Source: an optimization exercise on an open RTL-to-GDS flow (aim: small area). Production flows keep margins and buffers that such runs may drop.
In this exercise RTL edits were held to simulation tests only and were not proved equivalent to the original.
Some runs may be left out. An edit can pass the tests and still lose a function that they never use.
Power and IR drop assume default switching activity.

**constraint.sdc**
```tcl
create_clock -name core_clock -period 12.0 [get_ports {clk}]
set_input_delay 2.4000 -clock core_clock [delete_from_list [all_inputs] [get_ports {clk}]]
set_output_delay 2.4000 -clock core_clock [all_outputs]
set_load 0.01 [all_outputs]
```
**run.sh**
```bash
#!/bin/bash
# synth_recipe.tcl (not shown) runs the flow's synth.tcl, then flattens the netlist and writes it again
# the make line also repeats each setting of config.mk as NAME=value (left out here)
make -C /OpenROAD-flow-scripts/flow DESIGN_CONFIG=/design/flow/config.mk WORK_HOME=/design/flow/orfs CLKGATE_MAP_FILE= SYNTH_SCRIPT=/design/flow/synth_recipe.tcl finish
```
**design.v**
```verilog
module registerfile (
    output reg [31:0] Rn_data,
    output reg [31:0] Rm_data,
    output reg [31:0] Rs_data,
    input wire [31:0] Rd_data,
    input wire [31:0] RdHi_data,
    input wire [3:0] Rn,
    input wire [3:0] Rm,
    input wire [3:0] Rs,
    input wire [3:0] Rd,
    input wire [3:0] RdHi,
    input wire [4:0] mode,
    input wire regWrite,
    input wire regHiWrite,
    input wire clk
);
localparam [4:0] USER       = 5'b10000;
localparam [4:0] FIQ        = 5'b10001;
localparam [4:0] IRQ        = 5'b10010;
localparam [4:0] SUPERVISOR = 5'b10011;
localparam [4:0] ABORT      = 5'b10111;
localparam [4:0] UNDEFINED  = 5'b11011;
localparam [4:0] SYSTEM     = 5'b11111;
reg [31:0] RegFileA [30:0];  
reg [31:0] RegFileB [30:0];  
always@(posedge clk) begin
    case (mode)
        USER : begin
            Rn_data <= RegFileA[Rn];
            Rm_data <= RegFileA[Rm];
            Rs_data <= RegFileB[Rs];
        end
        SYSTEM : begin
            Rn_data <= RegFileA[Rn];
            Rm_data <= RegFileA[Rm];
            Rs_data <= RegFileB[Rs];
        end
        FIQ : begin
            if(Rn[3] == 1'b0 || Rn == 4'b1111)
                Rn_data <= RegFileA[Rn];
            else if (Rn == 4'b1000)
                Rn_data <= RegFileA[16];
            else if (Rn == 4'b1001)
                Rn_data <= RegFileA[17];
            else if (Rn == 4'b1010)
                Rn_data <= RegFileA[18];
            else if (Rn == 4'b1011)
                Rn_data <= RegFileA[19];
            else if (Rn == 4'b1100)
                Rn_data <= RegFileA[20];
            else if (Rn == 4'b1101)
                Rn_data <= RegFileA[21];
            else if (Rn == 4'b1110)
                Rn_data <= RegFileA[22];
            if(Rm[3] == 1'b0 || Rm == 4'b1111)
                Rm_data <= RegFileA[Rm];
            else if (Rm == 4'b1000)
                Rm_data <= RegFileA[16];
            else if (Rm == 4'b1001)
                Rm_data <= RegFileA[17];
            else if (Rm == 4'b1010)
                Rm_data <= RegFileA[18];
            else if (Rm == 4'b1011)
                Rm_data <= RegFileA[19];
            else if (Rm == 4'b1100)
                Rm_data <= RegFileA[20];
            else if (Rm == 4'b1101)
                Rm_data <= RegFileA[21];
            else if (Rm == 4'b1110)
                Rm_data <= RegFileA[22];
            if(Rs[3] == 1'b0 || Rs == 4'b1111)
                Rs_data <= RegFileB[Rs];
            else if (Rs == 4'b1000)
                Rs_data <= RegFileB[16];
            else if (Rs == 4'b1001)
                Rs_data <= RegFileB[17];
            else if (Rs == 4'b1010)
                Rs_data <= RegFileB[18];
            else if (Rs == 4'b1011)
                Rs_data <= RegFileB[19];
            else if (Rs == 4'b1100)
                Rs_data <= RegFileB[20];
            else if (Rs == 4'b1101)
                Rs_data <= RegFileB[21];
            else if (Rs == 4'b1110)
                Rs_data <= RegFileB[22];
        end
        IRQ : begin
            if(Rn != 4'b1101 && Rn != 4'b1110)
                Rn_data <= RegFileA[Rn];
            else if (Rn == 4'b1101)
                Rn_data <= RegFileA[27];
            else if (Rn == 4'b1110)
                Rn_data <= RegFileA[28];
            if(Rm != 4'b1101 && Rm != 4'b1110)
                Rm_data <= RegFileA[Rm];
            else if (Rm == 4'b1101)
                Rm_data <= RegFileA[27];
            else if (Rm == 4'b1110)
                Rm_data <= RegFileA[28];
            if(Rs != 4'b1101 && Rs != 4'b1110)
                Rs_data <= RegFileB[Rs];
            else if (Rs == 4'b1101)
                Rs_data <= RegFileB[27];
            else if (Rs == 4'b1110)
                Rs_data <= RegFileB[28];
        end
        SUPERVISOR : begin
            if(Rn != 4'b1101 && Rn != 4'b1110)
                Rn_data <= RegFileA[Rn];
            else if (Rn == 4'b1101)
                Rn_data <= RegFileA[23];
            else if (Rn == 4'b1110)
                Rn_data <= RegFileA[24];
            if(Rm != 4'b1101 && Rm != 4'b1110)
                Rm_data <= RegFileA[Rm];
            else if (Rm == 4'b1101)
                Rm_data <= RegFileA[23];
            else if (Rm == 4'b1110)
                Rm_data <= RegFileA[24];
            if(Rs != 4'b1101 && Rs != 4'b1110)
                Rs_data <= RegFileB[Rs];
            else if (Rs == 4'b1101)
                Rs_data <= RegFileB[23];
            else if (Rs == 4'b1110)
                Rs_data <= RegFileB[24];
        end
        ABORT : begin
            if(Rn != 4'b1101 && Rn != 4'b1110)
                Rn_data <= RegFileA[Rn];
            else if (Rn == 4'b1101)
                Rn_data <= RegFileA[25];
            else if (Rn == 4'b1110)
                Rn_data <= RegFileA[26];
            if(Rm != 4'b1101 && Rm != 4'b1110)
                Rm_data <= RegFileA[Rm];
            else if (Rm == 4'b1101)
                Rm_data <= RegFileA[25];
            else if (Rm == 4'b1110)
                Rm_data <= RegFileA[26];
            if(Rs != 4'b1101 && Rs != 4'b1110)
                Rs_data <= RegFileB[Rs];
            else if (Rs == 4'b1101)
                Rs_data <= RegFileB[25];
            else if (Rs == 4'b1110)
                Rs_data <= RegFileB[26];
        end
        UNDEFINED : begin
            if(Rn != 4'b1101 && Rn != 4'b1110)
                Rn_data <= RegFileA[Rn];
            else if (Rn == 4'b1101)
                Rn_data <= RegFileA[29];
            else if (Rn == 4'b1110)
                Rn_data <= RegFileA[30];
            if(Rm != 4'b1101 && Rm != 4'b1110)
                Rm_data <= RegFileA[Rm];
            else if (Rm == 4'b1101)
                Rm_data <= RegFileA[29];
            else if (Rm == 4'b1110)
                Rm_data <= RegFileA[30];
            if(Rs != 4'b1101 && Rs != 4'b1110)
                Rs_data <= RegFileB[Rs];
            else if (Rs == 4'b1101)
                Rs_data <= RegFileB[29];
            else if (Rs == 4'b1110)
                Rs_data <= RegFileB[30];
        end
    endcase
end
always@(negedge clk) begin
    if (regWrite) begin  
        case (mode)
            USER : begin
                RegFileA[Rd] <= Rd_data;
                RegFileB[Rd] <= Rd_data;
            end
            SYSTEM : begin
                RegFileA[Rd] <= Rd_data;
                RegFileB[Rd] <= Rd_data;
            end
            FIQ : begin
                if(Rd[3] == 1'b0 || Rd == 4'b1111) begin
                RegFileA[Rd] <= Rd_data;
                RegFileB[Rd] <= Rd_data;
                end
                else if (Rd == 4'b1000) begin
                    RegFileA[16] <= Rd_data;
                    RegFileB[16] <= Rd_data;
                end
                else if (Rd == 4'b1001) begin
                    RegFileA[17] <= Rd_data;
                    RegFileB[17] <= Rd_data;
                end
                else if (Rd == 4'b1010) begin
                    RegFileA[18] <= Rd_data;
                    RegFileB[18] <= Rd_data;
                end
                else if (Rd == 4'b1011) begin
                    RegFileA[19] <= Rd_data;
                    RegFileB[19] <= Rd_data;
                end
                else if (Rd == 4'b1100) begin
                    RegFileA[20] <= Rd_data;
                    RegFileB[20] <= Rd_data;
                end
                else if (Rd == 4'b1101) begin
                    RegFileA[21] <= Rd_data;
                    RegFileB[21] <= Rd_data;
                end
                else if (Rd == 4'b1110) begin
                    RegFileA[22] <= Rd_data;
                    RegFileB[22] <= Rd_data;
                end 
            end
            IRQ : begin
                if(Rd != 4'b1101 && Rd != 4'b1110) begin
                    RegFileA[Rd] <= Rd_data;
                    RegFileB[Rd] <= Rd_data;
                    end
                    else if (Rd == 4'b1101) begin
                        RegFileA[27] <= Rd_data;
                        RegFileB[27] <= Rd_data;
                    end
                    else if (Rd == 4'b1110) begin
                        RegFileA[28] <= Rd_data;
                        RegFileB[28] <= Rd_data;
                    end
            end
            SUPERVISOR : begin
                if(Rd != 4'b1101 && Rd != 4'b1110) begin
                    RegFileA[Rd] <= Rd_data;
                    RegFileB[Rd] <= Rd_data;
                    end
                    else if (Rd == 4'b1101) begin
                        RegFileA[23] <= Rd_data;
                        RegFileB[23] <= Rd_data;
                    end
                    else if (Rd == 4'b1110) begin
                        RegFileA[24] <= Rd_data;
                        RegFileB[24] <= Rd_data;
                    end
            end
            ABORT : begin
                if(Rd != 4'b1101 && Rd != 4'b1110) begin
                    RegFileA[Rd] <= Rd_data;
                    RegFileB[Rd] <= Rd_data;
                    end
                    else if (Rd == 4'b1101) begin
                        RegFileA[25] <= Rd_data;
                        RegFileB[25] <= Rd_data;
                    end
                    else if (Rd == 4'b1110) begin
                        RegFileA[26] <= Rd_data;
                        RegFileB[26] <= Rd_data;
                    end
            end
            UNDEFINED : begin
                if(Rd != 4'b1101 && Rd != 4'b1110) begin
                    RegFileA[Rd] <= Rd_data;
                    RegFileB[Rd] <= Rd_data;
                    end
                    else if (Rd == 4'b1101) begin
                        RegFileA[29] <= Rd_data;
                        RegFileB[29] <= Rd_data;
                    end
                    else if (Rd == 4'b1110) begin
                        RegFileA[30] <= Rd_data;
                        RegFileB[30] <= Rd_data;
                    end
            end
        endcase
    end
end
always@(negedge clk) begin
    if (regHiWrite) begin  
        case (mode)
            USER : begin
                RegFileA[RdHi] <= RdHi_data;
                RegFileB[RdHi] <= RdHi_data;
            end
            SYSTEM : begin
                RegFileA[RdHi] <= RdHi_data;
                RegFileB[RdHi] <= RdHi_data;
            end
            FIQ : begin
                if(RdHi[3] == 1'b0 || RdHi == 4'b1111) begin
                RegFileA[RdHi] <= RdHi_data;
                RegFileB[RdHi] <= RdHi_data;
                end
                else if (RdHi == 4'b1000) begin
                    RegFileA[16] <= RdHi_data;
                    RegFileB[16] <= RdHi_data;
                end
                else if (RdHi == 4'b1001) begin
                    RegFileA[17] <= RdHi_data;
                    RegFileB[17] <= RdHi_data;
                end
                else if (RdHi == 4'b1010) begin
                    RegFileA[18] <= RdHi_data;
                    RegFileB[18] <= RdHi_data;
                end
                else if (RdHi == 4'b1011) begin
                    RegFileA[19] <= RdHi_data;
                    RegFileB[19] <= RdHi_data;
                end
                else if (RdHi == 4'b1100) begin
                    RegFileA[20] <= RdHi_data;
                    RegFileB[20] <= RdHi_data;
                end
                else if (RdHi == 4'b1101) begin
                    RegFileA[21] <= RdHi_data;
                    RegFileB[21] <= RdHi_data;
                end
                else if (RdHi == 4'b1110) begin
                    RegFileA[22] <= RdHi_data;
                    RegFileB[22] <= RdHi_data;
                end 
            end
            IRQ : begin
                if(RdHi != 4'b1101 && RdHi != 4'b1110) begin
                    RegFileA[RdHi] <= RdHi_data;
                    RegFileB[RdHi] <= RdHi_data;
                    end
                    else if (RdHi == 4'b1101) begin
                        RegFileA[27] <= RdHi_data;
                        RegFileB[27] <= RdHi_data;
                    end
                    else if (RdHi == 4'b1110) begin
                        RegFileA[28] <= RdHi_data;
                        RegFileB[28] <= RdHi_data;
                    end
            end
            SUPERVISOR : begin
                if(RdHi != 4'b1101 && RdHi != 4'b1110) begin
                    RegFileA[RdHi] <= RdHi_data;
                    RegFileB[RdHi] <= RdHi_data;
                    end
                    else if (RdHi == 4'b1101) begin
                        RegFileA[23] <= RdHi_data;
                        RegFileB[23] <= RdHi_data;
                    end
                    else if (RdHi == 4'b1110) begin
                        RegFileA[24] <= RdHi_data;
                        RegFileB[24] <= RdHi_data;
                    end
            end
            ABORT : begin
                if(RdHi != 4'b1101 && RdHi != 4'b1110) begin
                    RegFileA[RdHi] <= RdHi_data;
                    RegFileB[RdHi] <= RdHi_data;
                    end
                    else if (RdHi == 4'b1101) begin
                        RegFileA[25] <= RdHi_data;
                        RegFileB[25] <= RdHi_data;
                    end
                    else if (RdHi == 4'b1110) begin
                        RegFileA[26] <= RdHi_data;
                        RegFileB[26] <= RdHi_data;
                    end
            end
            UNDEFINED : begin
                if(RdHi != 4'b1101 && RdHi != 4'b1110) begin
                    RegFileA[RdHi] <= RdHi_data;
                    RegFileB[RdHi] <= RdHi_data;
                    end
                    else if (RdHi == 4'b1101) begin
                        RegFileA[29] <= RdHi_data;
                        RegFileB[29] <= RdHi_data;
                    end
                    else if (RdHi == 4'b1110) begin
                        RegFileA[30] <= RdHi_data;
                        RegFileB[30] <= RdHi_data;
                    end
            end
        endcase
    end
end
endmodule
```
**config.mk**
```make
export PLATFORM = sky130hd
export DESIGN_NAME = registerfile
export DESIGN_NICKNAME = registerfile
export VERILOG_FILES = /design/flow/design.v
export SDC_FILE = /design/flow/constraint.sdc
export NUM_CORES = 4
export LEC_CHECK = 0
export CAP_MARGIN = 20
export CORE_MARGIN = 2
export CORE_UTILIZATION = 40
export SLEW_MARGIN = 20
```
==> results_dict.tcl, run 1 <==
set metrics [dict create \
    finalPower_mw 11.4 \
    via_per_inst 6.99 \
    slew_headroom_pct 15.1 \
    buffer_area_share_pct 5.57 \
    crit_slowest_cell "nor2_1" \
    setup_viol 0 \
    die_area_sq_um 181000 \
    timing.rr.end "Rs_data[28]$_DFFE_PP_" \
    drv_cap 0 \
    synth.top_cell.area_share_pct 46.1 \
    io_pins 188 \
    cp.required_ps 6530 \
    path_class "input port to flip-flop" \
    multi_input_area_sq_um 35300 \
    finalSetupTns_ps 0 \
    multi_input_area_share_pct 42.0 \
    synth_edf_count 1088 \
    timing.rr.start "RegFileB[6][28]$_DFFE_NP_" \
    postCtsSetupBuffers 0 \
    cts_buffer_depth 3 \
    cts_root_buffer "clkbuf_16" \
    portBuffers 187 \
    area_delta_synth_final_pct 18.7 \
    crit_start "mode[4]" \
    reg2reg_slack_ps 2820 \
    cts_tree "done" \
    sh_seq_area_pct 38.8 \
    cts_buffers 137 \
    wl_um 335000 \
    ant_nets 0 \
    ys_seq_elements 1088 \
    die_x_um 425 \
    syn_inst 5443 \
    gp_congestion 1.04 \
    status "finished clean" \
    clkbuf_count 158 \
    grt_first_pass_wirelength_um 458000 \
    num_vias 61500 \
    dominantRegCellSynth "edfxtp_1" \
    coreArea_sq_um 176000 \
    whs_ps 2530 \
    dp_slack_ps 314 \
    drt_iter0_markers 11400 \
    max_stage_delay_ps 590 \
    taps 2340 \
    initial_utilization_pct 40.3 \
    peakVddDrop_mv 0.139 \
    regArea_sq_um 32700 \
    hp-class "input port to flip-flop" \
    yosysWarnings 1 \
    path_cells "clkdlybuf4s50_1 > nand2_1 > nor2_1 > a211o_2 > and4_2 > buf_4 > mux2_2" \
    antenna_found_initial 37 \
    n_fill_cell 15900 \
    crit_end "RegFileB[10][29]$_DFFE_NP_" \
    power.density_nw_per_um2 135 \
    fin_util_pct 47.8 \
    startpoint_type "input port" \
    reg2regPathDepth 4 \
    inverters 54 \
    cp_max_fo 19 \
    final_common_cell "edfxtp_1" \
    leakage_nw 30.6 \
    tightest_slew_ps 1240 \
    synth.avg_cell_area_sq_um 13.0 \
    die_h_um 425 \
    grtUsageTotal_pct 36.2 \
    drive_gt1_share_pct 32.2 \
    ys_types 77 \
    async_reset_ff_share_pct 0 \
    hpwl_um 208000 \
    nets 6443 \
    hold_buffers 0 \
    clk_share_pct 9.86 \
    drc 0 \
    rows 154 \
    drt_pass1_iterations 10 \
    syn-num-nets 5535 \
    ys_seq_area_share_pct 46.1 \
    htree_levels 4 \
    synth.cell_area_sq_um 70900 \
    worstSkewPairLatency_ps 840 \
    grt_pass1_vias 60600 \
    rsz0062_at_grt "false" \
    endpoint_kind "flip-flop" \
    grt_max_degree 94 \
    arrival_ps 5520 \
]
## run 1: synthesized netlist by cell type (all sizes together), types with 16 or more instances
library cell	number
o311ai	16
a22o	16
nor3	36
nand2b	29
o221ai	47
nand3b	24
nor2	198
nand3	34
o22ai	215
edfxtp	1088
buf	327
a221oi	36
a21oi	168
nand2	230
nor2b	31
a22oi	408
mux4	457
o21a	27
mux2i	48
a211oi	25
or2	16
clkbuf	371
a31oi	24
o211ai	22
and3	23
nor3b	18
inv	54
o21ai	282
mux2	1013
o2111ai	19
## run 1: how the worst min path moves through the flow
stage | start | endpoint | cells past startpoint
finish | Rm[0] | Rm_data[31]$_DFFE_PP_ | 5
CTS | Rm[0] | Rm_data[31]$_DFFE_PP_ | 5
detailed placement | Rm_data[3]$_DFFE_PP_ | Rm_data[3] | 1
global route | Rm[2] | Rm_data[23]$_DFFE_PP_ | 3
global placement | Rs_data[7]$_DFFE_PP_ | Rs_data[7] | 1
floorplan | Rm_data[0]$_DFFE_PP_ | Rm_data[0] | 0
## run 1: cells by family (layout without fill, tap and decap cells)
family | after synthesis | after routing | share of synthesized area [%]
multiplexers | 1518 | 1518 | 31.3
AO/OA/AOI/OAI | 1389 | 1389 | 13.1
flip-flops | 1088 | 1088 | 46.1
buffers and inverters | 753 | 1766 | 4.81
AND/OR/NAND/NOR | 694 | 694 | 4.69
adder cells (fa/ha/maj) | 1 | 1 | 0.0159
other | 0 | 11 | 0
## run 1: state kept, by name, indices dropped and copies added, names as in the netlist
signal / count
RegFileA: 32
RegFileB: 960
Rm_data: 32
Rn_data: 32
Rs_data: 32
## run 1: worst max-delay path, delay by kind of cell
family          cells  cell delay, ps
buf+inv             2             950
mux                 1             390
simple gates        3            1310
compound gates      1             440
## run 1: per-stage QoR
stage	instances	area (sq um)
4_1_cts	8793	84100
3_5_place_dp	7558	75800
5_1_grt	8797	84100
6_report	8807	84200
3_3_place_gp	7558	75800
2_1_floorplan	5443	70900
## run 1: report_power, final
part           switching (mW)  total [mW]  internal, mW
Clock                    2.66        5.64          2.99
Sequential             0.0221        4.29          4.27
Combinational           0.944        1.46         0.512
Total                    3.62        11.4          7.77
## run 1: per-layer routing
metal | GRT usage (%) | share of wire [%] | vias up
met2 | 52.2 | 43 | 5614
met4 | 24.3 | 7.7 | 24
met5 | 0.820 | 0.11 | -
met1 | 43.4 | 34 | 30600
li1 | - | - | 23900
met3 | 16.1 | 16 | 1422
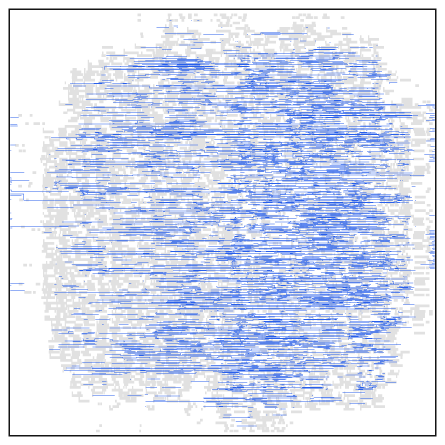
Figure 1: run 1, signal wires on met3.
Scale: 1 px per um.
The wires run mostly horizontal. The layer carries 52.5 mm of wire.

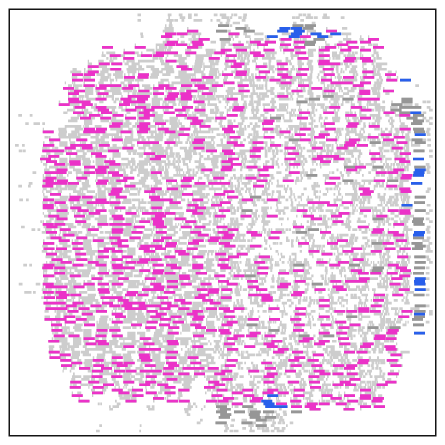
Figure 2: run 1, sequential cells grouped by signal name.
Scale: 1 px per um.
Key: Rm_data = blue [placed flops 32]; RegFileB = magenta [placed flops 960, where all over the die]
Another 96 sequential cells are not coloured.

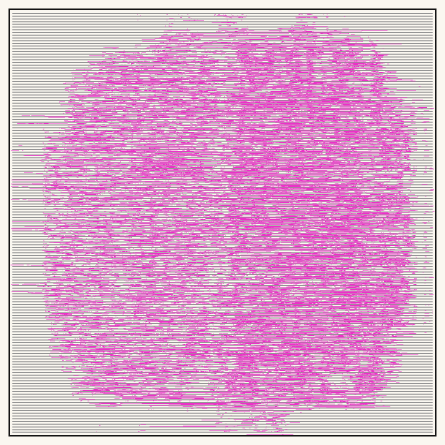
Figure 3: run 1, M1 wires.
Scale: 1 px per um. Supply wires on this layer in grey.
The layer holds 34% of the routed length. The longest straight run is 107 um. The layer carries 114 mm of wire. The wires run mostly horizontal. 6177 nets have wire on it.

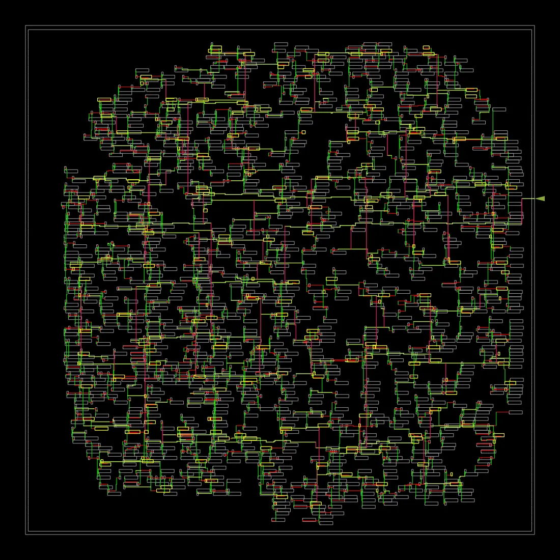
Figure 4: run 1, the clock network.
number of flip-flops and latches: 1088
Clock group: 5.64 mW
skew final: 61.4 ps

Figure 5. Clock distribution (run 1).
Scale: 1 px per um.
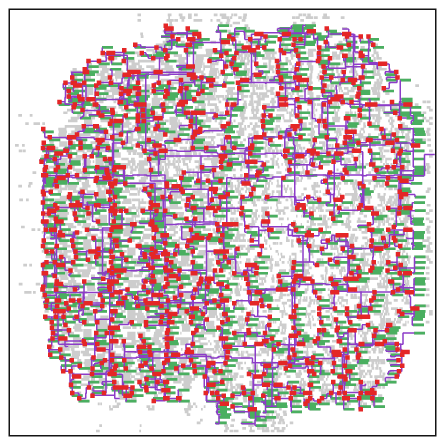

==> run 2: a larger rewrite; changed files in full <==
removed: run.sh
==> design.v <==
module rf_nand2x4 (input [3:0] a, input [3:0] b, output [3:0] y);
    assign y = ~(a & b);
endmodule
module rf_nor2x4 (input [3:0] a, input [3:0] b, output [3:0] y);
    assign y = ~(a | b);
endmodule
module rf_nand4x4 (input [3:0] a, input [3:0] b, input [3:0] c, input [3:0] d,
                   output [3:0] y);
    assign y = ~(a & b & c & d);
endmodule
module rf_oa22x4 (input [3:0] a1, input [3:0] a2, input [3:0] b1,
                  input [3:0] b2, output [3:0] y);
    assign y = (a1 | a2) & (b1 | b2);
endmodule
module rf_aoi222x4 (input [3:0] a1, input [3:0] a2, input [3:0] b1,
                    input [3:0] b2, input [3:0] c1, input [3:0] c2,
                    output [3:0] y);
    assign y = ~((a1 & a2) | (b1 & b2) | (c1 & c2));
endmodule
module rf_wr4 (input [3:0] q, input s1n, input [3:0] d1, input s2n,
               input [3:0] d2, input h, output [3:0] d);
    assign d = ~(({4{s1n}} | d1) & ({4{s2n}} | d2) & ~({4{h}} & q));
endmodule
module rf_rd4 (input [15:0] sel, input [63:0] vn, output [3:0] y);
    wire [23:0] t;
    wire [3:0] a, b;
    genvar k;
    generate
        for (k = 0; k < 5; k = k + 1) begin : g
            rf_aoi222x4 u (.a1({4{sel[3*k]}}),   .a2(vn[12*k +: 4]),
                           .b1({4{sel[3*k+1]}}), .b2(vn[12*k+4 +: 4]),
                           .c1({4{sel[3*k+2]}}), .c2(vn[12*k+8 +: 4]),
                           .y(t[4*k +: 4]));
        end
    endgenerate
    rf_nand2x4 u_5 (.a({4{sel[15]}}), .b(vn[60 +: 4]), .y(t[20 +: 4]));
    rf_nand4x4 u_a (.a(t[0 +: 4]), .b(t[4 +: 4]), .c(t[8 +: 4]), .d(t[12 +: 4]), .y(a));
    rf_nand2x4 u_b (.a(t[16 +: 4]), .b(t[20 +: 4]), .y(b));
    rf_nor2x4  u_y (.a(a), .b(b), .y(y));
endmodule
module rf_vfiq4 (input fiq, input fiqn, input [3:0] usr, input [3:0] fq,
                 output [3:0] v);
    rf_oa22x4 u (.a1({4{fiq}}), .a2(usr), .b1({4{fiqn}}), .b2(fq), .y(v));
endmodule
module rf_vbank4 (input [5:0] c, input [23:0] r, output [3:0] v);
    wire [3:0] ya, yb;
    rf_aoi222x4 u_a (.a1({4{c[0]}}), .a2(r[0 +: 4]), .b1({4{c[1]}}), .b2(r[4 +: 4]),
                     .c1({4{c[2]}}), .c2(r[8 +: 4]), .y(ya));
    rf_aoi222x4 u_b (.a1({4{c[3]}}), .a2(r[12 +: 4]), .b1({4{c[4]}}), .b2(r[16 +: 4]),
                     .c1({4{c[5]}}), .c2(r[20 +: 4]), .y(yb));
    rf_nand2x4 u_n (.a(ya), .b(yb), .y(v));
endmodule
module registerfile (
    output wire [31:0] Rn_data,
    output wire [31:0] Rm_data,
    output wire [31:0] Rs_data,
    input wire [31:0] Rd_data,
    input wire [31:0] RdHi_data,
    input wire [3:0] Rn,
    input wire [3:0] Rm,
    input wire [3:0] Rs,
    input wire [3:0] Rd,
    input wire [3:0] RdHi,
    input wire [4:0] mode,
    input wire regWrite,
    input wire regHiWrite,
    input wire clk
);
function [5:0] mclass;   
    input [3:0] m;
    reg fiq, irq, svc, abt, und;
    begin
        fiq = m[0] & ~m[1];
        irq = m[1] & ~m[0];
        svc = m[1] & m[0] & ~m[2] & ~m[3];
        abt = m[2] & ~m[3];
        und = m[3] & ~m[2];
        mclass = {und, abt, svc, irq, fiq, ~(fiq | irq | svc | abt | und)};
    end
endfunction
function [30:0] phys;
    input [3:0] r;
    input [5:0] c;
    reg [15:0] d;
    begin
        d = 16'b1 << r;
        phys[7:0]   = d[7:0];
        phys[12:8]  = d[12:8] & {5{~c[1]}};
        phys[13]    = d[13] & c[0];
        phys[14]    = d[14] & c[0];
        phys[15]    = d[15];
        phys[22:16] = d[14:8] & {7{c[1]}};
        phys[24:23] = d[14:13] & {2{c[3]}};
        phys[26:25] = d[14:13] & {2{c[4]}};
        phys[28:27] = d[14:13] & {2{c[2]}};
        phys[30:29] = d[14:13] & {2{c[5]}};
    end
endfunction
wire [5:0]  wc = mclass(mode[3:0]);
wire [30:0] w1 = phys(Rd, wc) & {31{regWrite}};
wire [30:0] w2 = phys(RdHi, wc) & {31{regHiWrite}};
wire [30:0] w1n = ~w1;
wire [30:0] w2n = ~w2;
wire [30:0] wh = ~(w1 | w2);
reg  [991:0] Rq;
wire [991:0] Rq_nx;
genvar i, b;
generate
    for (i = 0; i < 31; i = i + 1) begin : g_reg
        for (b = 0; b < 32; b = b + 4) begin : g_w
            rf_wr4 u_w (.q(Rq[32*i + b +: 4]), .s1n(w1n[i]), .d1(Rd_data[b +: 4]),
                        .s2n(w2n[i]), .d2(RdHi_data[b +: 4]), .h(wh[i]),
                        .d(Rq_nx[32*i + b +: 4]));
        end
    end
endgenerate
always @(posedge clk)
    Rq <= Rq_nx;
reg [3:0] ra_n, ra_m, ra_s, rmode;
always @(posedge clk) begin
    ra_n  <= Rn;
    ra_m  <= Rm;
    ra_s  <= Rs;
    rmode <= mode[3:0];
end
wire [5:0] rc = mclass(rmode);
wire [5:0] rcn = ~rc;
wire [511:0] vn;
assign vn[0 +: 256] = Rq[0 +: 256];
assign vn[32*15 +: 32] = Rq[32*15 +: 32];
generate
    for (i = 8; i < 13; i = i + 1) begin : g_v_fiq
        for (b = 0; b < 32; b = b + 4) begin : g_b
            rf_vfiq4 u_v (.fiq(rc[1]), .fiqn(rcn[1]), .usr(Rq[32*i + b +: 4]),
                          .fq(Rq[32*(i + 8) + b +: 4]), .v(vn[32*i + b +: 4]));
        end
    end
    for (i = 13; i < 15; i = i + 1) begin : g_v_bank
        for (b = 0; b < 32; b = b + 4) begin : g_b
            rf_vbank4 u_v (.c({rc[5], rc[4], rc[2], rc[3], rc[1], rc[0]}),
                           .r({Rq[32*(i + 16) + b +: 4], Rq[32*(i + 12) + b +: 4],
                               Rq[32*(i + 14) + b +: 4], Rq[32*(i + 10) + b +: 4],
                               Rq[32*(i + 8) + b +: 4], Rq[32*i + b +: 4]}),
                           .v(vn[32*i + b +: 4]));
        end
    end
endgenerate
wire [15:0] sel_n = 16'b1 << ra_n;
wire [15:0] sel_m = 16'b1 << ra_m;
wire [15:0] sel_s = 16'b1 << ra_s;
generate
    for (b = 0; b < 32; b = b + 4) begin : g_rd
        wire [63:0] vb;
        for (i = 0; i < 16; i = i + 1) begin : g_col
            assign vb[4*i +: 4] = vn[32*i + b +: 4];
        end
        rf_rd4 u_n (.sel(sel_n), .vn(vb), .y(Rn_data[b +: 4]));
        rf_rd4 u_m (.sel(sel_m), .vn(vb), .y(Rm_data[b +: 4]));
        rf_rd4 u_s (.sel(sel_s), .vn(vb), .y(Rs_data[b +: 4]));
    end
endgenerate
endmodule
==> flow/run.sh <==
#!/bin/bash
set -euo pipefail
cd "$(dirname "$0")/.."
export BUFFER_PORTS_ARGS="-buffer_cell sky130_fd_sc_hd__buf_1"
export CTS_ARGS="-sink_clustering_enable -repair_clock_nets -dont_use_dummy_load -buf_list {sky130_fd_sc_hd__clkbuf_4} -sink_clustering_size 8 -sink_clustering_max_diameter 30"
bash standard.sh finish > flow_make.log 2>&1
==> standard.sh <==
#!/bin/bash
# synth_recipe.tcl (not shown) runs the flow's synth.tcl, then flattens the netlist and writes it again
# the make line also repeats each setting of config.mk as NAME=value (left out here)
make -C /OpenROAD-flow-scripts/flow DESIGN_CONFIG=/design/flow/config.mk WORK_HOME=/design/flow/orfs CLKGATE_MAP_FILE= SYNTH_SCRIPT=/design/flow/synth_recipe.tcl "${@:-finish}"
==> config.mk <==
export PLATFORM = sky130hd
export DESIGN_NAME = registerfile
export DESIGN_NICKNAME = registerfile
export VERILOG_FILES = /design/flow/design.v
export SDC_FILE = /design/flow/constraint.sdc
export NUM_CORES = 4
export LEC_CHECK = 0
export CAP_MARGIN = 10
export CELL_PAD_IN_SITES_DETAIL_PLACEMENT = 1
export CELL_PAD_IN_SITES_GLOBAL_PLACEMENT = 1
export CORE_MARGIN = 2
export CORE_UTILIZATION = 45
export SLEW_MARGIN = 10
export SYNTH_HIERARCHICAL = 1
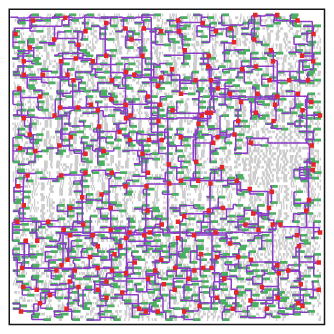
Figure 6: run 2, clock distribution.
Scale: 1 px per um.
Key: clock drivers = red [count 225]; flip-flops = green [count 1008]; clock wires = purple [length 14100 um]
There are 226 routed clock nets.

==> run 2 against run 1 <==
Cell count fell by 29%. Sequential share of layout area up 2.3 points. First-iteration DRC count is 1.2% higher. Critical path depth is 1 higher. Largest power group is now registers.
==> results_dict.tcl, run 2 <==
set metrics [dict create \
    synth_edf_count 0 \
    drv_cap 0 \
    async_reset_ff_share_pct 0 \
    reg2reg_slack_ps 11250 \
    path_class "flip-flop to output pin" \
    io_pins 188 \
    p_sw_share_pct 34.8 \
    fin_cells 6292 \
    pwr-share-clk_pct 24.4 \
    timing.rr.end "Rq[9]$_DFF_P_" \
    finalSetupTns_ps 0 \
    drc 0 \
    power.internal_mw 5.77 \
    worstSkewPairLatency_ps 1130 \
    regMostFlops "Rq" \
    ys_seq_elements 1008 \
    area_delta_synth_final_pct 13.7 \
    placed_cell_area_sq_um 47300 \
    rows 113 \
    whs_ps 462 \
    ys_types 35 \
    status "finished clean" \
    htree_levels 4 \
    drt_pass1_iterations 13 \
    antenna_found_initial 8 \
    synthTopCellsByCount "nand2_1 (1323), dfxtp_1 (1008), o221ai_1 (992)" \
    grtUsageTotal_pct 48.1 \
    crit_slowest_cell "buf_4" \
    clock_skew_ps 0 \
    arrival_ps 5080 \
    postCtsSetupBuffers 0 \
    comb_power_share_pct 23.1 \
    dominantRegCellSynth "dfxtp_1" \
    yosysWarnings 7 \
    ant_nets 0 \
    power.density_nw_per_um2 180 \
    holdCritStartpoint "Rq[830]$_DFF_P_" \
    timing.rr.start "Rq[9]$_DFF_P_" \
    die_x_um 314 \
    initial_utilization_pct 45.4 \
    grt_max_degree 89 \
    drt_iter0_markers 11500 \
    fin_area_sq_um 49100 \
    regArea_sq_um 20200 \
    setup_viol 0 \
    final_common_cell "nand2_1" \
    gp_congestion 0.923 \
    leakage_nw 18.4 \
    slew_headroom_pct 5.28 \
    fin_util_pct 51.6 \
    rsz0062_at_grt "false" \
    cts_tree "done" \
    cts_buffer_depth 3 \
    via_per_inst 8.32 \
    endpoint_kind "output pin" \
    cts_buffers 225 \
    cts_root_buffer "clkbuf_4" \
    die_area_sq_um 98400 \
    synth.avg_cell_area_sq_um 9.75 \
    hold_buffers 0 \
    post-place-cells 6053 \
    grt_pass1_vias 50500 \
    drive_gt1_share_pct 10.7 \
    die_h_um 314 \
    n_fill_cell 10900 \
    portBuffers 186 \
    synth.top_cell.area_share_pct 46.8 \
    num_vias 52400 \
    peakVddDrop_mv 0.0915 \
    grt_first_pass_wirelength_um 351000 \
    finalPower_mw 8.84 \
    ys_seq_area_share_pct 46.8 \
    p_sw_mw 3.07 \
    wl_um 247000 \
]
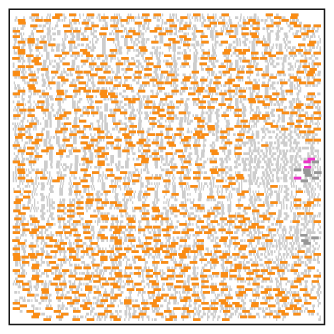
Figure 7: run 2, sequential cells grouped by signal name.
Scale: 1 px per um.
Key: ra_m = magenta [placed flops 4, where right middle]; Rq = orange [placed flops 992, where all over the die]
Another 12 sequential cells are not coloured.

run 2: cell count changes in the layout (fill, tap and decap cells not counted), moves of 408 or more:
cell	before	now
o221ai_1	47	992
edfxtp_1	1088	0
mux2_2	967	0
a22oi_1	408	0
a222oi_1	1	608
inv_1	1054	4
mux4_2	457	0
dfxtp_1	0	1008
nand2_1	230	1295
run 2: power by group through the flow:
stage	Combinational [mW]	Clock [mW]	Sequential (mW)
6_report	2.04	2.16	4.64
5_1_grt	2.18	2.32	4.72
4_1_cts	1.96	2.16	4.62
3_5_place_dp	1.96	0	4.67
3_3_place_gp	1.87	0	4.65
2_1_floorplan	1.26	0	4.54
run 2: final cells by class:
cell class                 count  area share [%]
multi-input combinational   3408            47.9
tap                         1265            3.23
sequential                  1008            41.1
antenna                       14          0.0714
timing repair buffer         367            4.22
inverter                       5          0.0484
clock buffer                 225            3.44
run 2: routing by layer:
metal	vias up	GRT usage, %	wire length, um
met5	-	1.11	244
met4	10	30.9	18700
met3	1161	17.3	39100
met2	4952	67.3	98200
met1	25700	62.2	90800
li1	20600	-	-
run 2: worst max-delay path by stage:
stage | start | endpoint | slack [ps]
global route | rmode[1]$_DFF_P_ | Rm_data[15] | 4540
floorplan | rmode[1]$_DFF_P_ | Rm_data[0] | 3110
CTS | rmode[0]$_DFF_P_ | Rm_data[15] | 4850
detailed placement | rmode[0]$_DFF_P_ | Rm_data[15] | 6080
global placement | rmode[0]$_DFF_P_ | Rm_data[15] | 6120
finish | rmode[0]$_DFF_P_ | Rm_data[15] | 4520
run 2: kinds of logic after synthesis:
kind of cell | Yosys count | synth area share (%)
DFF | 1008 | 46.8
and+or+nand+nor | 1628 | 15.2
AOI/OAI and AO/OA | 1774 | 37.8
buffers and inverters | 9 | 0.0870
adders and majority gates | 6 | 0.174
run 2: critical path, delay by kind of cell, from the launching register on:
family | cells | cell delay (ps)
adder cells (fa/ha/maj) | 1 | 550
flip-flops | 1 | 400
AND/OR/NAND/NOR | 2 | 810
AO/OA/AOI/OAI | 2 | 740
buffers and inverters | 3 | 1310
run 2: Yosys stat by module, one instance, submodules excluded, excerpt:
module	copies in the design	cells inside	area, sq um	flip-flops and latches
registerfile	1	1225	21300	1008
rf_nand4x4	24	4	25.0	0
rf_nand2x4	64	4	15.0	0
rf_aoi222x4	152	4	40.0	0
rf_oa22x4	40	4	35.0	0
rf_nor2x4	24	4	15.0	0
rf_wr4	248	8	50.0	0
Figure 8. M1 wires (run 2).
Scale: 1 px per um. Supply wires on this layer in grey.
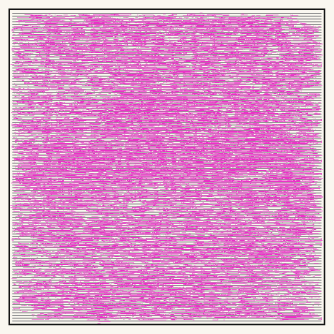

==> inputs of run 3 (changes only) <==
==> flow/run.sh (replaced) <==
#!/bin/bash
set -euo pipefail
cd "$(dirname "$0")/.."
export BUFFER_PORTS_ARGS="-buffer_cell sky130_fd_sc_hd__buf_1"
export CTS_ARGS="-sink_clustering_enable -repair_clock_nets -dont_use_dummy_load -buf_list {sky130_fd_sc_hd__clkbuf_4} -sink_clustering_size 8 -sink_clustering_max_diameter 45"
bash standard.sh finish > flow_make.log 2>&1
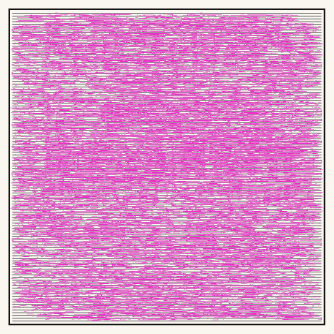
Figure 9: run 3, M1 wires.
Scale: 1 px per um. Supply wires on this layer in grey.
4766 nets have wire on it. The longest straight run is 80.0 um.

==> run 3 against run 2 <==
Clock power shrank 15%. Register-to-register slack barely moved. Critical path type unchanged. Highest routed layer unchanged. Flip-flop and latch count is the same. Combinational power is essentially flat. Clock skew stayed put.
==> results_dict.tcl, run 3 <==
set metrics [dict create \
    status "finished clean" \
    io_pins 188 \
    cts_buffers 156 \
    p_sw_share_pct 35.3 \
    drt_iter0_markers 11000 \
    clock_skew_ps 0 \
    final_common_cell "nand2_1" \
    regMostFlops "Rq" \
    die_area_sq_um 98400 \
    cts_root_buffer "clkbuf_4" \
    htree_levels 4 \
    portBuffers 186 \
    synth.top_cell.area_share_pct 46.8 \
    drive_gt1_share_pct 9.43 \
    grt_pass1_vias 49800 \
    ys_types 35 \
    dominantRegCellSynth "dfxtp_1" \
    rsz0062_at_grt "false" \
    comb_power_share_pct 23.9 \
    ant_nets 0 \
    cts_tree "done" \
    area_delta_synth_final_pct 12.5 \
    n_fill_cell 10900 \
    async_reset_ff_share_pct 0 \
    die_h_um 314 \
    reg2reg_slack_ps 11240 \
    num_vias 52100 \
    drc 0 \
    ys_seq_area_share_pct 46.8 \
    postCtsSetupBuffers 0 \
    crit_slowest_cell "buf_4" \
    gp_congestion 0.923 \
    die_x_um 314 \
    drt_pass1_iterations 13 \
    leakage_nw 18.1 \
    grtUsageTotal_pct 48.0 \
    arrival_ps 4890 \
    endpoint_kind "output pin" \
    synth.avg_cell_area_sq_um 9.75 \
    slew_headroom_pct 7.38 \
    fin_util_pct 51.1 \
    yosysWarnings 7 \
    power.internal_mw 5.51 \
    via_per_inst 8.38 \
    power.density_nw_per_um2 175 \
    drv_cap 0 \
    cts_buffer_depth 3 \
    pwr-share-clk_pct 21.6 \
    wl_um 247000 \
    rows 113 \
    antenna_found_initial 4 \
    grt_first_pass_wirelength_um 350000 \
    hold_buffers 0 \
    synth.cell_area_sq_um 43200 \
    path_class "flip-flop to output pin" \
    finalSetupTns_ps 0 \
    initial_utilization_pct 45.4 \
    ys_seq_elements 1008 \
    peakVddDrop_mv 0.102 \
    setup_viol 0 \
    synthTopCellsByCount "nand2_1 (1323), dfxtp_1 (1008), o221ai_1 (992)" \
    grt_max_degree 89 \
    p_sw_mw 3.00 \
    synth_edf_count 0 \
    worstSkewPairLatency_ps 1060 \
]
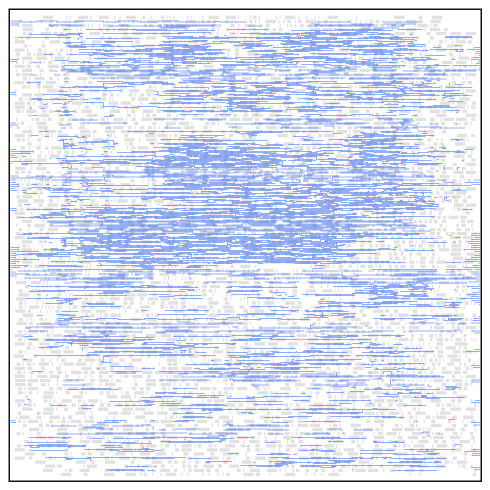
Figure 10: run 3, signal wires on met3.
Scale: 1.5 px per um.
The wires run mostly horizontal. The layer holds 16% of the routed length. The layer carries 39.0 mm of wire. The longest straight run is 136 um. 719 nets have wire on it.

-- run 3: metal layers --
metal	GRT usage, %	part of all wire (%)
met1	62.3	37
met2	67.5	40
met3	17.1	16
met4	30.0	7.7
met5	1.35	0.069
-- run 3: logic make-up after synthesis --
logic type	Yosys count	share of synthesized area, %
fa+ha+maj	6	0.174
simple gates	1628	15.2
flops	1008	46.8
compound gates	1774	37.8
buf+inv	9	0.0870
-- run 3: layout make-up --
class	instances	area (sq um)	share of cell area, %
Inverter	5	23.8	0.0490
Tap cell	1265	1580	3.26
Antenna cell	7	17.5	0.0361
Sequential cell	1008	20200	41.6
Timing Repair Buffer	367	2070	4.27
Clock buffer	156	1170	2.41
Multi-Input combinational cell	3408	23500	48.4
-- run 3: power groups by stage --
stage	clock network, mW	registers [mW]	logic [mW]
floorplan	0	4.54	1.26
global placement	0	4.65	1.87
detailed placement	0	4.67	1.96
CTS	1.84	4.61	1.96
global route	1.97	4.72	2.18
finish	1.84	4.64	2.04
-- run 3: worst max-delay path, delay by kind of cell (launching register included) --
family | cells | cell delay (ps)
and+or+nand+nor | 2 | 720
DFF | 1 | 420
adders and majority gates | 1 | 530
buffers and inverters | 3 | 1280
AOI/OAI and AO/OA | 2 | 710
-- run 3: through the flow --
stage                     setup slack [ps]  std cells  hold WS (ps)  area [sq um]  power, mW
after floorplan                       3110       4425           431         43200       5.80
after global placement                6120       6053           441         47300       6.52
after detailed placement              6080       6053           448         47300       6.63
after CTS                             4840       6209           471         48500       8.42
after global routing                  4540       6215           487         48500       8.87
final                                 4710       6216           469         48500       8.52
-- run 3: Yosys stat by module (local to each module, per instance), excerpt --
module / flip-flops and latches / cells / times used
rf_aoi222x4: 0 / 4 / 152
rf_nor2x4: 0 / 4 / 24
rf_wr4: 0 / 8 / 248
registerfile: 1008 / 1225 / 1
rf_oa22x4: 0 / 4 / 40
rf_nand4x4: 0 / 4 / 24
rf_nand2x4: 0 / 4 / 64
-- run 3: worst paths after layout --
| check | endpoint | depth (start not counted) | from |
|---|---|---|---|
| max | Rm_data[15] | 8 | rmode[0]$_DFF_P_ |
| min | Rq[674]$_DFF_P_ | 2 | Rq[674]$_DFF_P_ |
| max reg2reg | Rq[9]$_DFF_P_ | 2 | Rq[9]$_DFF_P_ |
| min reg2reg | Rq[674]$_DFF_P_ | 2 | Rq[674]$_DFF_P_ |
Figure 11. Sequential cells grouped by signal name (run 3).
Scale: 1 px per um.
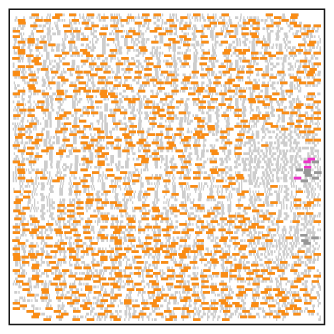

==> inputs of run 4 (changes only) <==
==> run.sh (new file) <==
#!/bin/bash
# synth_recipe.tcl (not shown) runs the flow's synth.tcl, then flattens the netlist and writes it again
# the make line also repeats each setting of config.mk as NAME=value (left out here)
make -C /OpenROAD-flow-scripts/flow DESIGN_CONFIG=/design/flow/config.mk WORK_HOME=/design/flow/orfs CLKGATE_MAP_FILE= SYNTH_SCRIPT=/design/flow/synth_recipe.tcl finish
--- a/config.mk
+++ b/config.mk
@@ -10,5 +10,8 @@
 export CELL_PAD_IN_SITES_GLOBAL_PLACEMENT = 1
 export CORE_MARGIN = 2
 export CORE_UTILIZATION = 45
+export CTS_BUF_LIST = sky130_fd_sc_hd__clkbuf_4
+export CTS_CLUSTER_DIAMETER = 30
+export CTS_CLUSTER_SIZE = 8
 export SLEW_MARGIN = 10
 export SYNTH_HIERARCHICAL = 1
removed: flow/run.sh
removed: standard.sh
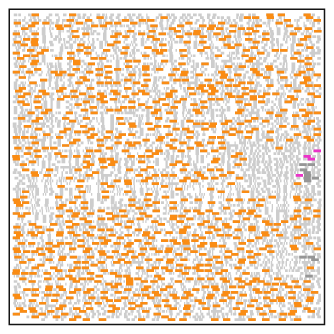
Figure 12: run 4, sequential cells grouped by signal name.
Scale: 1 px per um.
Key: Rq = orange [placed flops 992, where all over the die]; ra_m = magenta [placed flops 4, where right middle]
Another 12 sequential cells are not coloured.

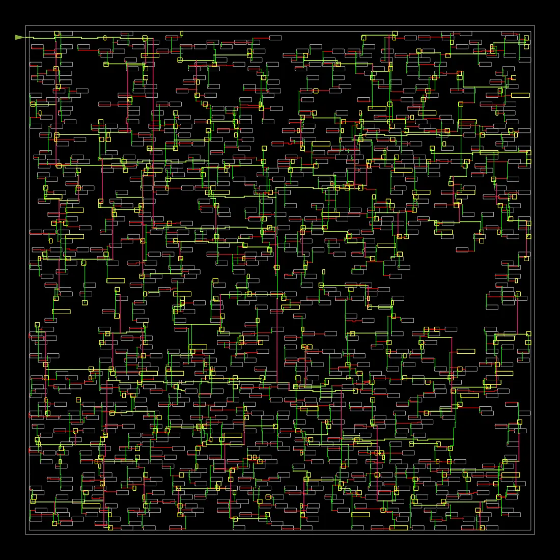
Figure 13: run 4, the clock network.
clk sinks: 1008
CTS buffer count: 220

==> run 4 against run 3 <==
Final area grew 7.7%. Still clean. Global-route usage is 0.88 points higher. Largest power group unchanged. Largest cell class unchanged. Cell count increased by 4.1%. Hold slack better by 0.89 ps. Setup slack got worse by 690 ps.
==> results_dict.tcl, run 4 <==
set metrics [dict create \
    fin_area_sq_um 52300 \
    yosysTopAreaCell "dfxtp_1" \
    fin_util_pct 55.0 \
    comb_power_mw 2.18 \
    dominantRegCellSynth "dfxtp_1" \
    drive_gt1_share_pct 13.0 \
    hpwl_um 133000 \
    cts_root_buffer "clkbuf_4" \
    synth.top_cell.area_share_pct 46.8 \
    post-place-cells 6067 \
    reg2regPathDepth 2 \
    wl_um 251000 \
    async_reset_ff_share_pct 0 \
    status "finished clean" \
    rsz0062_at_grt "false" \
    ys_seq_elements 1008 \
    startpoint_type "flip-flop" \
    finalSetupTns_ps 0 \
    antenna_found_initial 4 \
    nets 5122 \
    via_per_inst 8.21 \
    io_pins 188 \
    synth.cell_area_sq_um 43200 \
    arrival_ps 5580 \
    yosysWarnings 7 \
    endpoint_kind "output pin" \
    whs_ps 470 \
    ys_seq_area_share_pct 46.8 \
    die_h_um 314 \
    drc 0 \
    clock_skew_ps 0 \
    grt_max_degree 140 \
    power.density_nw_per_um2 197 \
    fmax_mhz 125 \
    fin_cells 6473 \
    n_fill_cell 10800 \
    htree_levels 4 \
    regMostFlops "Rq" \
    synth_edf_count 0 \
    slew_headroom_pct 7.26 \
    grt_first_pass_wirelength_um 357000 \
    worstSkewPairLatency_ps 1220 \
    dp_slack_ps 5550 \
    layout_setup_ws_ps 4020 \
    cts_tree "done" \
    ys_types 35 \
    rows 113 \
    postCtsSetupBuffers 0 \
    initial_utilization_pct 45.4 \
    p_sw_share_pct 33.0 \
    portBuffers 186 \
    power.internal_mw 6.90 \
    grtUsageTotal_pct 48.9 \
    die_x_um 314 \
    setup_viol 0 \
    final_common_cell "nand2_1" \
    drt_pass1_iterations 13 \
    area_delta_synth_final_pct 21.1 \
    die_area_sq_um 98400 \
    synth.avg_cell_area_sq_um 9.75 \
    drt_iter0_markers 11200 \
    peakVddDrop_mv 0.128 \
    p_sw_mw 3.40 \
    comb_power_share_pct 21.1 \
    drv_cap 0 \
    reg2reg_slack_ps 11250 \
    num_vias 53100 \
    pg_seq_mw 4.64 \
    synthTopCellsByCount "nand2_1 (1323), dfxtp_1 (1008), o221ai_1 (992)" \
    hold_buffers 0 \
    leakage_nw 19.9 \
    finalPower_mw 10.3 \
    cts_buffer_depth 3 \
    placed_cell_area_sq_um 48600 \
    holdPathStages 2 \
    path_class "flip-flop to output pin" \
    gp_congestion 0.895 \
    grt_pass1_vias 51800 \
    ant_nets 0 \
    pwr-share-clk_pct 33.8 \
    power_clock_mw 3.48 \
]
run 4: cell counts after synthesis:
Identical to the previous run, type by type.
run 4: layer usage:
| layer | global-route usage (%) | vias to the layer above | routed length (um) | part of all wire (%) |
|---|---|---|---|---|
| met5 | 0.484 | - | 85 | 0.034 |
| met4 | 31.9 | 5 | 19100 | 7.6 |
| met3 | 17.6 | 1199 | 39200 | 16 |
| met2 | 69.6 | 5090 | 102000 | 41 |
| met1 | 62.1 | 26100 | 91100 | 36 |
| li1 | - | 20800 | - | - |
run 4: per-module statistics from Yosys (local to each module, per instance), excerpt:
module | cell area, sq um | flops+latches | cells inside | times used
registerfile | 21300 | 1008 | 1225 | 1
rf_aoi222x4 | 40.0 | 0 | 4 | 152
rf_nand2x4 | 15.0 | 0 | 4 | 64
rf_nand4x4 | 25.0 | 0 | 4 | 24
rf_nor2x4 | 15.0 | 0 | 4 | 24
rf_oa22x4 | 35.0 | 0 | 4 | 40
rf_wr4 | 50.0 | 0 | 8 | 248
run 4: area by class of cell:
type | instances | area, sq um | area share, %
Antenna cell | 5 | 12.5 | 0.0239
Sequential cell | 1008 | 20200 | 38.6
Tap cell | 1265 | 1580 | 3.03
Timing Repair Buffer | 381 | 3340 | 6.39
Multi-Input combinational cell | 3408 | 23500 | 44.9
Clock buffer | 250 | 1880 | 3.59
Inverter | 5 | 23.8 | 0.0455
Clock inverter | 151 | 1770 | 3.38
run 4: worst paths after layout:
kind,startpoint,end
hold / removal,Rq[762]$_DFF_P_,Rq[762]$_DFF_P_
setup reg to reg,Rq[816]$_DFF_P_,Rq[816]$_DFF_P_
setup / recovery,rmode[0]$_DFF_P_,Rs_data[1]
hold reg to reg,Rq[762]$_DFF_P_,Rq[762]$_DFF_P_
run 4: cell families after synthesis:
logic type | synth area share, %
buffers and inverters | 0.0870
AND/OR/NAND/NOR | 15.2
flip-flops | 46.8
adder cells (fa/ha/maj) | 0.174
AO/OA/AOI/OAI | 37.8
run 4: worst max-delay path, stage by stage, from the launching register on:
cell	delay, ps
dfxtp_1	410
ha_4	670
inv_6	550
buf_4	600
o22a_1	340
a222oi_1	390
nand4_1	140
nor2_1	500
clkdlybuf4s50_1	660

-- port drivers added, routing unchanged --
How much do the figures lean on ideal ports? The routed layouts below were timed once more, with nothing changed but the port constraints.
Step 1: set_driving_cell puts a clkbuf_16 on clk and a buf_2 on each other input, an assumption about the parent block.
Step 2 moves the port delays by t, midway between the first and last clock arrival at a register: inputs arrive t later, outputs are due t later. That takes back most of the time a late clock gives input paths.
a / b / c = no drivers / after step 1 / after step 2; a / b = the first two.
run | shift t [ns] | setup WS [ns] | hold WS [ns] | worst register clock-pin slew, ns
run 2 | 1.249 | 4.519 / 4.445 / 5.694 | 0.462 / 0.462 / 0.462 | 0.10 / 0.10
run 3 | 1.177 | 4.711 / 4.638 / 5.815 | 0.469 / 0.469 / 0.469 | 0.10 / 0.10
run 4 | 1.250 | 4.017 / 3.941 / 5.192 | 0.470 / 0.470 / 0.470 | 0.10 / 0.10
After both steps every run listed still meets setup and hold.
